Context: an optimization exercise on an open-source flow, tuned for small area and a short achievable clock period. The choices shown serve that exercise and are no tape-out recipe.
At most, simulation tests tie the RTL to the original design; equivalence was not proved.
The series may have gaps, and a smaller design here may also do less where the tests do not look.
The RTL of run 2 was laid out without a check of its function.

File: flow/design.v
module Multiplier_unit	(
					input a,Sin,Cin,
					input b,
					output Sout,Cout
					);
	full_adder block0(.a(Sin),.b(a&b),.Cin(Cin),.Sout(Sout),.Cout(Cout));
endmodule 
module full_adder(
						input a,b,Cin,
						output Sout,Cout
					  );
		assign Sout = ((a^b)^Cin);
		assign Cout = (a&b)|((a^b)&Cin);
endmodule 
module Multiplier(
	input			[15:0]	A,
	input			[15:0]	B,
	output	   [31:0]   OUT
);
wire [16:-1][16:-1] Sout,Cout;
wire [15:0]cout;
genvar i,j; 
generate 
		for(i=0;i<16;i++)
		begin : row
			Multiplier_unit bits(.a(A[i]), .b(B[0]), .Sin(Sout[i][-1]), .Cin(0)            , .Sout(Sout[i][0]), .Cout(Cout[i][0]));
			assign Sout[i][-1]=0;
		end
	for(j=1;j<16;j++)
	begin : columns
		for(i=0;i<15;i++)
		begin : rows
			Multiplier_unit bits(.a(A[i]), .b(B[j]), .Sin(Sout[i+1][j-1]), .Cin(Cout[i][j-1])  , .Sout(Sout[i][j]), .Cout(Cout[i][j]));
		end
	end
		for(j=1;j<16;j++)
		begin : column
			Multiplier_unit bits(.a(A[15]), .b(B[j]), .Sin(0), .Cin(Cout[15][j-1]) , .Sout(Sout[15][j]), .Cout(Cout[15][j]));
			assign Sout[16][j]=0;
		end		 
		for(i=0;i<16;i++) 
		begin: as
			assign OUT[i]=Sout[0][i];
		end
		full_adder merge0(.a(Sout[1][15]), .b(Cout[0][15]), .Cin(1'b0), .Sout(OUT[16]), .Cout(cout[0]));
		for(i=1;i<16;i++) 
		begin: merge
			full_adder fa(.a(Sout[i+1][15]), .b(Cout[i][15]), .Cin(cout[i-1]), .Sout(OUT[i+16]), .Cout(cout[i]));
		end
endgenerate 
endmodule 
	module full_adder_1_bit(a,b,sum_dif,p,g,cin,add_sub);
				input a,b,cin,add_sub;
				output sum_dif,p,g;
				wire B;
				assign B = b ^ add_sub ;
				assign g = a & B ;
				assign p = a ^ B ;
				assign sum_dif =  a ^ B ^ cin ;
	endmodule
module carry_block_4bits(cin,p,g,carry_in,cout,P);		 
				output		[3:0] cin ;
				input 		 carry_in ;
				input  [3:0] p , g ;
				output 		 cout, P ;
				assign cin[0] = carry_in ;   						 
				assign cin[1] = ( cin[0] & p[0] ) | g[0] ; 	 
				assign cin[2] = ( cin[1] & p[1] ) | g[1] ;  	 
				assign cin[3] = ( cin[2] & p[2] ) | g[2] ;  	 
				assign cout   = ( cin[3] & p[3] ) | g[3] ;  	 
				assign P      = p[0] & p[1] & p[2] & p[3] ; 	 
	endmodule
		module FA_4bits(a,b,sum_dif,carry_in,cout,P,add_sub);
				input  [3:0] a , b ;
				wire   [3:0] cin , p , g ;
				input        carry_in , add_sub;
				output [3:0] sum_dif ;
				output       cout , P ;
							full_adder_1_bit FA_0 (a[0],b[0],sum_dif[0],p[0],g[0],cin[0],add_sub);
							full_adder_1_bit FA_1 (a[1],b[1],sum_dif[1],p[1],g[1],cin[1],add_sub);
							full_adder_1_bit FA_2 (a[2],b[2],sum_dif[2],p[2],g[2],cin[2],add_sub);
							full_adder_1_bit FA_3 (a[3],b[3],sum_dif[3],p[3],g[3],cin[3],add_sub);
			carry_block_4bits CLA_4bits_0(cin[3:0],p[3:0],g[3:0],carry_in,cout,P);
		endmodule
		module Adder(a,b,sum_dif,carry_in,C,V,add_sub);	 
				input  [31:0] a , b ;  
				wire   [7:0] cin , p ,g ;		 
				wire   [1:0] Cin;			 
				input  	carry_in , add_sub;
				output [31:0] sum_dif ;
				wire [1:0]  P, G;
				output C,V; 
				FA_4bits block0(a[3:0],b[3:0],sum_dif[3:0],cin[0],g[0],p[0],add_sub);
				FA_4bits block1(a[7:4],b[7:4],sum_dif[7:4],cin[1],g[1],p[1],add_sub);
				FA_4bits block2(a[11:8],b[11:8],sum_dif[11:8],cin[2],g[2],p[2],add_sub);
				FA_4bits block3(a[15:12],b[15:12],sum_dif[15:12],cin[3],g[3],p[3],add_sub);
				carry_block_4bits CLA_4bits_1(cin[3:0],p[3:0],g[3:0],Cin[0],G[0],P[0]); 
				FA_4bits block4(a[19:16],b[19:16],sum_dif[19:16],cin[4],g[4],p[4],add_sub);
				FA_4bits block5(a[23:20],b[23:20],sum_dif[23:20],cin[5],g[5],p[5],add_sub);
				FA_4bits block6(a[27:24],b[27:24],sum_dif[27:24],cin[6],g[6],p[6],add_sub);
				FA_4bits block7(a[31:28],b[31:28],sum_dif[31:28],cin[7],g[7],p[7],add_sub);
				carry_block_4bits CLA_4bits_2(cin[7:4],p[7:4],g[7:4],Cin[1],G[1],P[1]); 
				assign  Cin[0]  = carry_in ;
				assign  Cin[1]  = ( Cin[0] & P[0] ) | G[0] ; 
				assign  C 	 	 = ( Cin[1] & P[1] ) | G[1] ;
				assign V = C^g[6];  
		endmodule
module Register_(Q,D,Data_RW,clk); 
		input D;
		input clk,Data_RW;
		output reg Q;
		generate 
		always @ ( posedge clk )
			begin
			if(Data_RW)
					Q <= D;
				end
		endgenerate
endmodule 
module Register(D,Data_RW,data_out,select,clk); 
		input [15:0]D;
		input [3:0]select;
		input Data_RW,clk; 
		output[8:0][15:0]data_out;
		wire [8:0][15:0]Q;
		wire [8:0]decode,clock;
		wire [15:0][8:0]mux_;
		decoder_4bits deco(.sel(select),.out_put(decode));
		genvar i,j;	
		generate 
		for(j=0;j<9;j++)
		begin : wiring_address
			for(i=0;i<16;i++)
			begin : wiring_width
					Register_ cell_(Q[j][i],D[i],decode[j]&Data_RW,clk);
			end 
		end
		assign data_out=Q;
		endgenerate
endmodule 
module Register_32bits(D,Data_RW,select,clk,out); 
		input [31:0]D;
		input [3:0]select;
		input Data_RW,clk; 
		wire [8:0][31:0]Q;
		wire [8:0]decode;
		output[8:0][31:0] out;
		decoder_4bits deco(.sel(select),.out_put(decode));
		genvar i,j;	
		generate 
		for(j=0;j<9;j++)
		begin : wiring_address
		for(i=0;i<32;i++)
			begin : wiring_width
					Register_ cell_(Q[j][i],D[i],decode[j]&~Data_RW,clk);
			end 
			assign out[j][31:0]=Q[j][31:0];
		end
		endgenerate
endmodule 
module decoder_4bits(sel,out_put);
		input [3:0]sel;
		output [8:0]out_put;
					assign out_put[0]=~sel[3]&~sel[2]&~sel[1]&~sel[0];
					assign out_put[1]=~sel[3]&~sel[2]&~sel[1]&sel[0];
					assign out_put[2]=~sel[3]&~sel[2]&sel[1]&~sel[0];
					assign out_put[3]=~sel[3]&~sel[2]&sel[1]&sel[0];
					assign out_put[4]=~sel[3]&sel[2]&~sel[1]&~sel[0];
					assign out_put[5]=~sel[3]&sel[2]&~sel[1]&sel[0];
					assign out_put[6]=~sel[3]&sel[2]&sel[1]&~sel[0];
					assign out_put[7]=~sel[3]&sel[2]&sel[1]&sel[0];
					assign out_put[8]=sel[3]&~sel[2]&~sel[1]&~sel[0];
endmodule
module MUX_9_to_1bits(in_put,sel,final_out);
		input[3:0]sel;
		input[8:0] in_put;
		wire [8:0]out_put;
		output final_out;
					assign out_put[0]=in_put[0]&~sel[3]&~sel[2]&~sel[1]&~sel[0];
					assign out_put[1]=in_put[1]&~sel[3]&~sel[2]&~sel[1]&sel[0];
					assign out_put[2]=in_put[2]&~sel[3]&~sel[2]&sel[1]&~sel[0];
					assign out_put[3]=in_put[3]&~sel[3]&~sel[2]&sel[1]&sel[0];
					assign out_put[4]=in_put[4]&~sel[3]&sel[2]&~sel[1]&~sel[0];
					assign out_put[5]=in_put[5]&~sel[3]&sel[2]&~sel[1]&sel[0];
					assign out_put[6]=in_put[6]&~sel[3]&sel[2]&sel[1]&~sel[0];
					assign out_put[7]=in_put[7]&~sel[3]&sel[2]&sel[1]&sel[0];
					assign out_put[8]=in_put[8]&sel[3]&~sel[2]&~sel[1]&~sel[0];
			assign final_out = out_put[0]|out_put[1]|out_put[2]|out_put[3]|out_put[4]|out_put[5]|out_put[6]|out_put[7]|out_put[8];	
		endmodule
module FSM(clk,reset,d,sel,en); 
input   clk,reset,en;
output [3:0] d,sel;
reg [3:0] Q;
wire [3:0] b;
		always @ ( posedge clk or posedge reset )
			begin
				if(reset)
					Q <= 4'd0;
				else if(en)
					Q <= (Q==4'd8) ? 4'd0 : Q+4'd1;
			end
		assign sel=Q;
		assign b=Q;
		assign d[3]=(b[3]&~b[2]&~b[1]&~b[0])|(~b[3]&b[2]&b[1]);
		assign d[2]=(~b[3]&~b[2]&b[1]&b[0])|(~b[3]&b[2]&~b[1]);
		assign d[1]=(~b[3]&~b[2]&b[1]&~b[0])|(~b[3]&b[2]&~b[1]&b[0])|(b[3]&~b[2]&~b[1]&~b[0]);
		assign d[0]=(~b[3]&~b[2]&~b[1]&b[0])|(~b[3]&b[2]&~b[1]&~b[0])|(~b[3]&b[2]&b[1]&b[0]);
endmodule 
module 	one_hot(clk,reset,en,state); 
input 	clk,reset,en;
output 	[1:0]state;
reg Q;
		always @ ( posedge clk or posedge reset )
			begin
				if(reset)
					Q <= 1'b0;
				else if(en)
					Q <= ~Q;
			end
		assign state[0] = ~Q;
		assign state[1] = Q;
endmodule
module Dot_product(in,clk,reset,en,out,sel,done,ready);          
	input clk,reset,en;
	input [31:0]in;
	wire 	[3:0]d,sel_wire,d_wire;
	output [3:0]sel;
	wire fsm_done;
	output [31:0] out;
	output ready,done;
	wire data_RW;
	wire [1:0]state_temp;
	assign data_RW=ready;
		assign sel_wire[0] = sel[0]&data_RW;
		assign sel_wire[1] = sel[1]&data_RW;
		assign sel_wire[2] = sel[2]&data_RW;
		assign sel_wire[3] = sel[3]&data_RW;
		assign d_wire[3]=d[3]&~data_RW;
		assign d_wire[2]=d[2]&~data_RW;
		assign d_wire[1]=d[1]&~data_RW;
		assign d_wire[0]=d[0]&~data_RW;
		assign fsm_done = sel[3]&~sel[2]&~sel[1]&~sel[0]&en;  
		assign ready=state_temp[0];
		assign done=state_temp[1];
		FSM fsm(
									.clk(clk),
									.reset(reset),
									.d(d),
									.sel(sel),
									.en(en)
				 ); 
		one_hot one( 
					.clk(clk),
					.en(fsm_done),
					.reset(reset),
					.state(state_temp)
				 );
		Dot_product_ dot(
									.in(in),
									.sel(d_wire),
									.mem_sel(sel_wire),
									.data_RW(data_RW),
									.clk(clk),
									.out(out)
						     );
endmodule  
 module Dot_product_(
									in,
									sel,
									mem_sel,
									data_RW,
									clk,
									out
						      );
	input [31:0]in;							
	wire  [1:0][15:0]			data_in;
	input 						data_RW,clk; 
	wire  [8:0][15:0]			left_data_out,right_data_out;
	input [3:0] 				sel; 
	input [3:0] 				mem_sel;
	output[31:0]				out;
	wire  [5:0][15:0]			transfer;
	wire  [15:0][5:0]			transfer_rev;
	wire 	[15:0][17:0]		in_wire_rev;
	wire 	[17:0][15:0]		in_wire;
		assign data_in[1][15:0]=in[31:16];
		assign data_in[0][15:0]=in[15:0];
      Register left( 
								.D(data_in[1][15:0]),
								.Data_RW(data_RW),
								.data_out(left_data_out),
								.select(mem_sel),
								.clk(clk)
						 ); 
		Register right( 
								.D(data_in[0][15:0]),
								.Data_RW(data_RW),
								.data_out(right_data_out),
								.select(mem_sel),
								.clk(clk)
						  );
		genvar i,j;
		generate
		for(j=0;j<16;j++)
		begin : block_rev
				for(i=0;i<6;i++)
				begin : block
					assign transfer[i][j] = transfer_rev[j][i];
				end
		end
		for(j=0;j<18;j++)
		begin : block_rev_
				for(i=0;i<16;i++)
				begin : block_
					assign in_wire_rev[i][j] = in_wire[j][i];
				end
		end
		for(j=0;j<16;j++)
		begin : block
					slot_scan slot(
											.in(in_wire_rev[j][17:0]),
											.out(transfer_rev[j][5:0]),
											.sel(sel)
									  );
		end
			for(j=0;j<9;j++)
			begin : wiring
				assign in_wire[j][15:0]=left_data_out[j][15:0];
				assign in_wire[j+9][15:0]=right_data_out[j][15:0];
		end
		endgenerate
		Dot_product_single_slot S_1(	
												.a(transfer[5][15:0]),
												.b(transfer[2][15:0]),
												.c(transfer[4][15:0]),
												.d(transfer[1][15:0]),
												.e(transfer[3][15:0]),
												.f(transfer[0][15:0]),
												.x(out)
											);
endmodule  
module Dot_product_single_slot(a,b,c,d,e,f,x);
	input [15:0] a,b,c,d,e,f; 
	output[31:0] x; 
	wire 	[31:0] OUT_1,OUT_2,OUT_3,OUT_4,OUT_5;
			Multiplier M_1(.A(a),.B(b),.OUT(OUT_1));
			Multiplier M_2(.A(c),.B(d),.OUT(OUT_2));
			Multiplier M_3(.A(e),.B(f),.OUT(OUT_3));
			Adder A_1(.a(OUT_1),.b(OUT_2),.sum_dif(OUT_4),.carry_in(0),.C(),.V(),.add_sub(0));
			Adder A_2(.a(OUT_3),.b(OUT_4),.sum_dif(OUT_5),.carry_in(0),.C(),.V(),.add_sub(0));
	assign x = OUT_5;		
endmodule
	module mux_ALU_select_3_to_1_functions(slot,out,sel);
		input [2:0] slot;
		input [1:0] sel;
		wire [2:0]outlet;
		output out;
				assign outlet[2] 	= slot[2] & (~sel[1]) & (~sel[0]);                 
				assign outlet[1] 	= slot[1] & (~sel[1]) & (sel[0]);
				assign outlet[0] 	= slot[0] & (sel[1]) & (~sel[0]);
				assign out = outlet[0]|outlet[1]|outlet[2];
	endmodule
	module	slot_scan(in,out,sel);
		input [17:0]in;
		input [3:0]sel;
		output[5:0]out;
		wire [17:0]in_wire;
		assign in_wire[17]=in[17]; 
		assign in_wire[16]=in[14]; 
		assign in_wire[15]=in[11];
		assign in_wire[14]=in[16]; 
		assign in_wire[13]=in[13]; 
		assign in_wire[12]=in[10]; 
		assign in_wire[11]=in[15]; 
		assign in_wire[10]=in[12]; 
		assign in_wire[9]=in[9]; 
		assign in_wire[8]=in[8]; 
		assign in_wire[7]=in[7]; 
		assign in_wire[6]=in[6];
		assign in_wire[5]=in[5]; 
		assign in_wire[4]=in[4]; 
		assign in_wire[3]=in[3]; 
		assign in_wire[2]=in[2]; 
		assign in_wire[1]=in[1]; 
		assign in_wire[0]=in[0]; 
		genvar i,j;
			generate
			for(j=0;j<2;j++)
				begin : matrix_
					mux_ALU_select_3_to_1_functions Mux_1(.slot(in_wire[8+(j*9):6+(j*9)]),.out(out[2+(j*3)]),.sel(sel[(j*2)+1:(j*2)]));
					mux_ALU_select_3_to_1_functions Mux_2(.slot(in_wire[5+(j*9):3+(j*9)]),.out(out[1+(j*3)]),.sel(sel[(j*2)+1:(j*2)]));
					mux_ALU_select_3_to_1_functions Mux_3(.slot(in_wire[2+(j*9):0+(j*9)]),.out(out[0+(j*3)]),.sel(sel[(j*2)+1:(j*2)]));
				end
			endgenerate
	endmodule
File: flow/run.sh
#!/bin/bash
# synth_recipe.tcl (not shown) runs the flow's synth.tcl, then flattens the netlist and writes it again
# the make line also repeats each setting of config.mk as NAME=value (left out here)
make -C /OpenROAD-flow-scripts/flow DESIGN_CONFIG=/design/flow/config.mk WORK_HOME=/design/flow/orfs CLKGATE_MAP_FILE= SYNTH_SCRIPT=/design/flow/synth_recipe.tcl finish
File: flow/config.mk
export PLATFORM = sky130hd
export DESIGN_NAME = Dot_product
export DESIGN_NICKNAME = Dot_product
export VERILOG_FILES = /design/flow/design.v
export SDC_FILE = /design/flow/constraint.sdc
export NUM_CORES = 4
export LEC_CHECK = 0
export CAP_MARGIN = 20
export CORE_MARGIN = 2
export CORE_UTILIZATION = 40
export SLEW_MARGIN = 20
File: flow/constraint.sdc
create_clock -name core_clock -period 27.0 [get_ports {clk}]
set_input_delay 5.4000 -clock core_clock [delete_from_list [all_inputs] [get_ports {clk}]]
set_output_delay 5.4000 -clock core_clock [all_outputs]
set_load 0.01 [all_outputs]
==> run_1/floorplan.png <==
Pins as bars on the die edge.
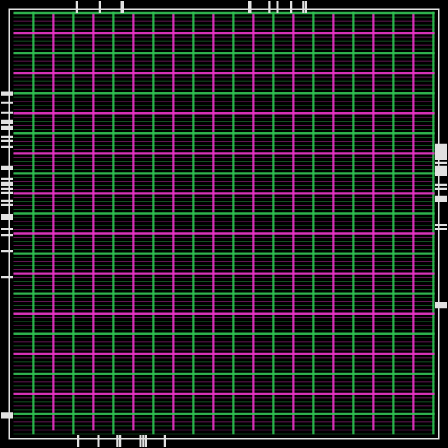
legend:
  VSS:
    colour: green
  VDD:
    colour: magenta
met4 straps: 21
met1 rails: 106
met5 straps: 21

==> run_1/class_map.png <==
Scale bar: 100 um.
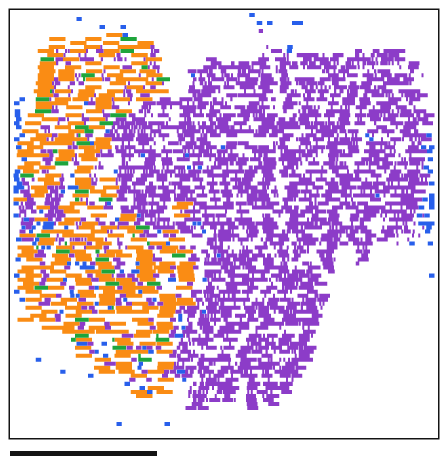
legend:
  registers:
    colour: orange
    cells: 293
    share_of_their_area: 26%
  remaining logic cells:
    colour: purple
    cells: 2350
    share_of_their_area: 68%
  clock drivers and dummy loads:
    colour: green
    cells: 46
    share_of_their_area: 2.5%
  remaining buffers and delay cells:
    colour: blue
    cells: 145
    share_of_their_area: 3.9%

==> run_1/clock_wires.png <==
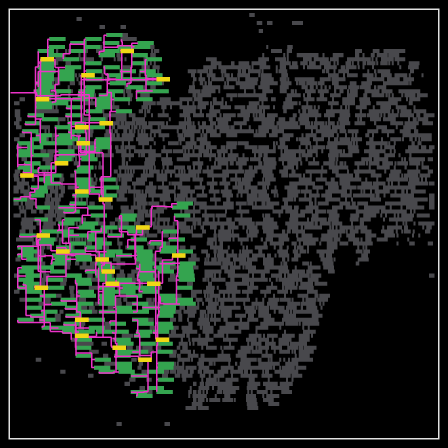
legend:
  flip-flops:
    colour: green
    count: 293
  clock-net drivers:
    colour: yellow
    count: 26
  clock wires:
    colour: magenta
    length: 3270 um
routed clock nets: 27

==> flow_metrics.py, run 1 <==
metrics = {
    "outcome": {
        "status": "finished clean",
    },
    "yosys": {
        "synth_commonest_cells": "nor2_1 (735), fa_1 (732), inv_1 (416)",
        "synth-simple-area-share_pct": 11.7,
        "ys_seq_area_share_pct": 26.7,
        "synth.distinct_cells": 47,
        "synthMuxAreaShare_pct": 3.01,
    },
    "clocking": {
        "clk_path_buf_depth": 3,
        "path_clk_slew_ns": 0.07,
    },
    "layout": {
        "final_area_um2": 35500,
        "bufAreaShareNonClock_pct": 3.77,
        "regArea_um2": 8770,
        "num-nonclk-inverters": 416,
        "num-nonclk-buffers": 145,
        "biggestRegsByFlops": "dot.left.wiring_address.wiring_width.cell_.Q x144, dot.right.wiring_address.wiring_width.cell_.Q x144, fsm.Q x4",
    },
    "sta": {
        "finalHoldViolCount": 0,
        "maxSlewHeadroom_pct": 20.8,
    },
    "floorplanning": {
        "tap_cells": 1070,
        "die_h_um": 290,
        "die_w_um": 290,
    },
    "worst_hold_path": {
        "holdPathStages": 1,
    },
    "setup_path": {
        "path_buf_inv": 4,
        "path_common_cell": "fa_1",
        "reg2reg_to": "dot.left.wiring_address[7].wiring_width[4].cell_.Q$_DFFE_PP_",
        "ff2ff_path_depth": 4,
        "crit_family": "adder cells",
    },
    "routing": {
        "wl_met1_um": 33500,
    },
    "placement": {
        "routabilityCongestion": 0.861,
    },
    "grt": {
        "grt.busiest_layer": "met2",
    },
}
==> run_1/layers.png <==
Scale bar: 100 um.
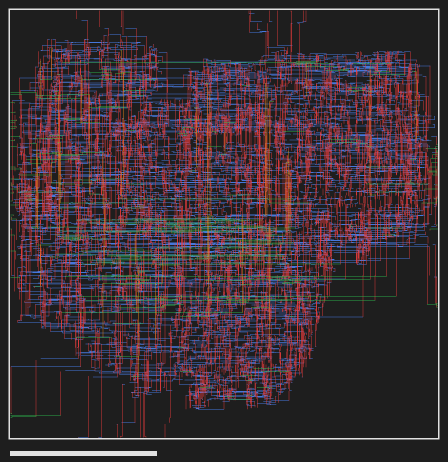

## Run 2: large edit since run 1, in outline
flow/design.v: 395 -> 1670 lines; modules unchanged: 0
  Multiplier: edited, 37 -> 1576 lines
  Adder: edited, 23 -> 5 lines
  FA: new, 6 lines
  FSM: edited, 19 -> 24 lines
  Dot_product: edited, 44 -> 59 lines
  removed: Multiplier_unit, full_adder, full_adder_1_bit, carry_block_4bits, FA_4bits, Register_, Register, Register_32bits, decoder_4bits, MUX_9_to_1bits, one_hot, Dot_product_, Dot_product_single_slot, mux_ALU_select_3_to_1_functions, slot_scan
==> module Adder as of run 2 <==
module Adder(a, b, sum);
  input  [31:0] a, b;
  output [31:0] sum;
  assign sum = a + b;
endmodule
==> module FSM as of run 2 <==
module FSM(sel, ph, nsel, nph, nrs, ncs);
  input      [3:0] sel;
  input            ph;
  output     [3:0] nsel;
  output           nph;
  output reg [2:0] nrs, ncs;
  wire last = (sel == 4'd8);
  assign nsel = last ? 4'd0 : sel + 4'd1;
  assign nph  = last ? ~ph : ph;
  always @* begin
    nrs = 3'b100; ncs = 3'b100;
    if (nph)
      case (nsel)
        4'd0: begin nrs = 3'b100; ncs = 3'b010; end
        4'd1: begin nrs = 3'b100; ncs = 3'b001; end
        4'd2: begin nrs = 3'b010; ncs = 3'b100; end
        4'd3: begin nrs = 3'b010; ncs = 3'b010; end
        4'd4: begin nrs = 3'b010; ncs = 3'b001; end
        4'd5: begin nrs = 3'b001; ncs = 3'b100; end
        4'd6: begin nrs = 3'b001; ncs = 3'b010; end
        default: begin nrs = 3'b001; ncs = 3'b001; end
      endcase
  end
endmodule
==> module FA as of run 2 <==
module FA(a, b, c, s, co);
  input  a, b, c;
  output s, co;
  assign s  = a ^ b ^ c;
  assign co = (a & b) | (a & c) | (b & c);
endmodule
==> module Dot_product as of run 2 <==
module Dot_product(in, clk, reset, en, out, sel, done, ready);
  input         clk, reset, en;
  input  [31:0] in;
  output [31:0] out;
  output [3:0]  sel;
  output        done, ready;
  reg  [3:0] cnt;
  reg        ph;
  reg  [2:0] rs, cs;
  wire [3:0] nsel;
  wire       nph;
  wire [2:0] nrs, ncs;
  FSM fsm(.sel(cnt), .ph(ph), .nsel(nsel), .nph(nph), .nrs(nrs), .ncs(ncs));
  always @(posedge clk or posedge reset)
    if (reset) begin
      cnt <= 4'd0;
      ph  <= 1'b0;
      rs  <= 3'b100;
      cs  <= 3'b100;
    end else if (en) begin
      cnt <= nsel;
      ph  <= nph;
      rs  <= nrs;
      cs  <= ncs;
    end
  assign sel   = cnt;
  assign ready = ~ph;
  assign done  = ph;
  reg [8:0][31:0] w;
  integer s;
  always @(posedge clk)
    for (s = 0; s < 9; s = s + 1)
      if (!ph && cnt == s) w[s] <= in;
  wire from_in = ~ph;    
  wire [2:0][15:0] a, b;    
  genvar m;
  generate
    for (m = 0; m < 3; m = m + 1) begin : lane
      wire [15:0] l = ({16{rs[0]}} & w[m][15:0])      | ({16{rs[1]}} & w[3+m][15:0])  | ({16{rs[2]}} & w[6+m][15:0]);
      wire [15:0] h = ({16{cs[0]}} & w[3*m][31:16])   | ({16{cs[1]}} & w[3*m+1][31:16]) | ({16{cs[2]}} & w[3*m+2][31:16]);
      if (m == 2) begin : late
        assign a[m] = from_in ? in[15:0]  : l;
        assign b[m] = from_in ? in[31:16] : h;
      end else begin : early
        assign a[m] = l;
        assign b[m] = h;
      end
    end
  endgenerate
  wire [31:0] sn, cn;    
  Multiplier mul(.a0(a[0]), .b0(b[0]), .a1(a[1]), .b1(b[1]), .a2(a[2]), .b2(b[2]), .s(sn), .c(cn));
  reg [31:0] rsum, rcar;    
  always @(posedge clk)
    if (en) begin
      rsum <= sn;
      rcar <= cn;
    end
  Adder add(.a(~rsum), .b(~rcar), .sum(out));
endmodule
--- a/flow/config.mk
+++ b/flow/config.mk
@@ -10,2 +10,4 @@
 export CORE_UTILIZATION = 40
 export SLEW_MARGIN = 20
+export SYNTH_HIERARCHICAL = 1
+export SYNTH_MINIMUM_KEEP_SIZE = 0
==> run_2/layers.png <==
Scale bar: 100 um.
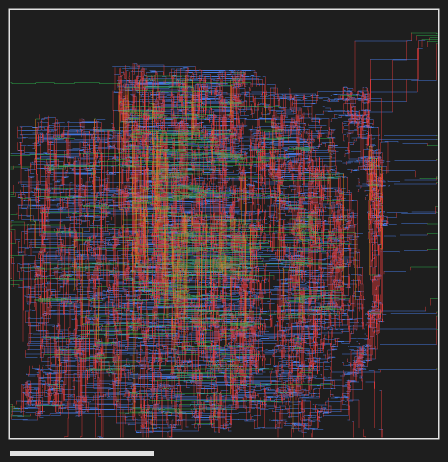
legend:
  M3:
    colour: green
    wire_length: 10000 um
  M4:
    colour: orange
    wire_length: 3520 um
  M2:
    colour: red
    wire_length: 43.4 mm
  M1:
    colour: blue
    wire_length: 37.6 mm

==> run_2/class_map.png <==
Scale bar: 100 um.
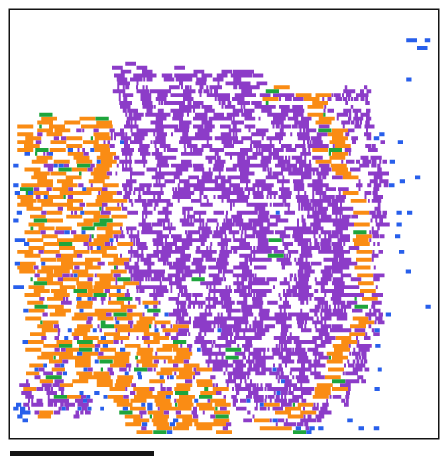
legend:
  registers:
    colour: orange
    cells: 363
    share_of_their_area: 31%
  remaining buffers and delay cells:
    colour: blue
    cells: 125
    share_of_their_area: 3.2%
  remaining logic cells:
    colour: purple
    cells: 2162
    share_of_their_area: 62%
  clock drivers and dummy loads:
    colour: green
    cells: 72
    share_of_their_area: 3.6%

==> run 2 against run 1 <==
Synthesized cell count fell by 1.4%. Via count rose by 9.2%. Utilization fell by 0.71 points. Maximum frequency rose to 2.7 times the previous value. Critical path depth fell by 40. Routed wire length rose by 20%. Die area rose by 4.7%. Global-route usage rose by 2.4 points. Worst hold slack got worse by 0.31 ns. Highest routed layer unchanged.
==> flow_metrics.py, run 2 <==
metrics = {
    "outcome": {
        "status": "finished clean",
    },
    "layout": {
        "final_common_cell": "nand2_1",
        "num-nonclk-inverters": 213,
        "bufAreaShareNonClock_pct": 3.06,
        "biggestRegsByFlops": "w x288, rcar x32, rsum x32",
        "regArea_um2": 10800,
        "final_area_um2": 36400,
        "num-nonclk-buffers": 125,
    },
    "yosys": {
        "ys_seq_area_share_pct": 31.6,
        "synth_commonest_cells": "nand2_1 (733), fa_1 (704), edfxtp_1 (352)",
        "synth.distinct_cells": 67,
        "synthMuxAreaShare_pct": 0.386,
        "synthTopCellsByArea": "fa_1 (41%), edfxtp_1 (31%), nand2_1 (8.0%)",
        "synth-simple-area-share_pct": 10.6,
    },
    "sta": {
        "setup_viol_count_final": 0,
        "finalHoldViolCount": 0,
        "maxSlewHeadroom_pct": 24.9,
    },
    "floorplanning": {
        "tap_cells": 1144,
        "die_w_um": 297,
        "die_h_um": 297,
    },
    "setup_path": {
        "path_buf_inv": 2,
        "worst_setup_path_start_kind": "register",
        "reg2reg_to": "rcar[19]$_DFFE_PP_",
        "crit_chain": "inv_1 > ha_1 > fa_1 > a21o_1 > a31o_2 > nand3_1 > o221ai_1 > a311oi_1 > o21bai_1 > xor2_1 > clkdlybuf4s50_1",
        "cp.depth": 11,
        "critical_path.max_fanout": 4,
        "ff2ff_path_depth": 18,
    },
    "clocking": {
        "clk_path_buf_depth": 3,
        "hold_buffers": 0,
        "path_clk_slew_ns": 0.06,
        "clock_latency_ns": 0.62,
    },
    "grt": {
        "grt.busiest_layer": "met2",
        "grt_max_degree": 77,
        "grtUsageMet1_pct": 28.7,
    },
    "worst_hold_path": {
        "holdPathStages": 1,
    },
    "routing": {
        "wl_met1_um": 37600,
    },
    "placement": {
        "routabilityCongestion": 0.938,
    },
}
==> run_2/top_view.png <==
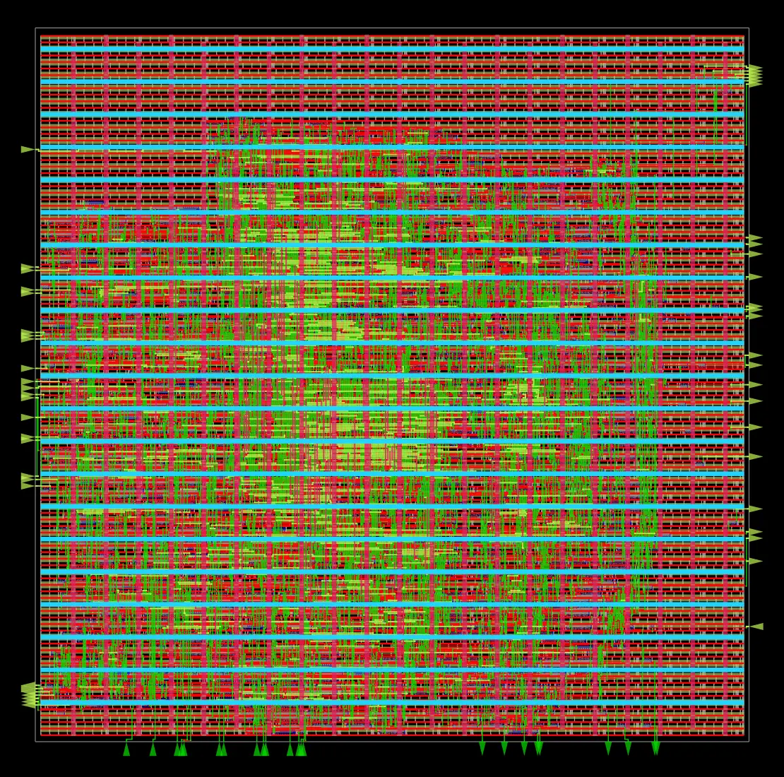
final core utilization: 42.8%
cell row count: 107

==> run_2/floorplan.png <==
Pins as bars on the die edge.
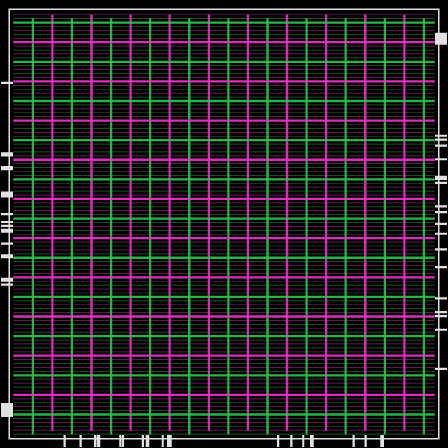
legend:
  VDD:
    colour: magenta
  VSS:
    colour: green
signal pins: 73
met4 straps: 21
rows: 107

what the ideal ports hide:
The results above use ideal ports. As a check the final layouts listed here were re-extracted and re-timed, cells and wires unchanged. Step 1: set_driving_cell puts a clkbuf_16 on clk and a buf_2 on each other input, an assumption about the parent block. Step 2 moves the port delays by t, midway between the first and last clock arrival at a register: inputs arrive t later, outputs are due t later. That takes back most of the time a late clock gives input paths. a / b / c = ideal / step 1 / step 2; a / b = the first two.
run | shift t [ns] | slack for setup (ns) | hold slack, ns | latest minus earliest clock arrival (ns)
run 1 | 0.587 | 1.154 / 1.108 / 1.695 | 0.822 / 0.822 / 0.822 | 0.021 / 0.020
run 2 | 0.659 | 17.557 / 17.490 / 16.960 | 0.508 / 0.508 / 0.508 | 0.048 / 0.048
After both steps every run listed still meets setup and hold. The setup slack of run 2, which loses most, moves by -0.067 ns with the drivers and by -0.597 ns with both steps.
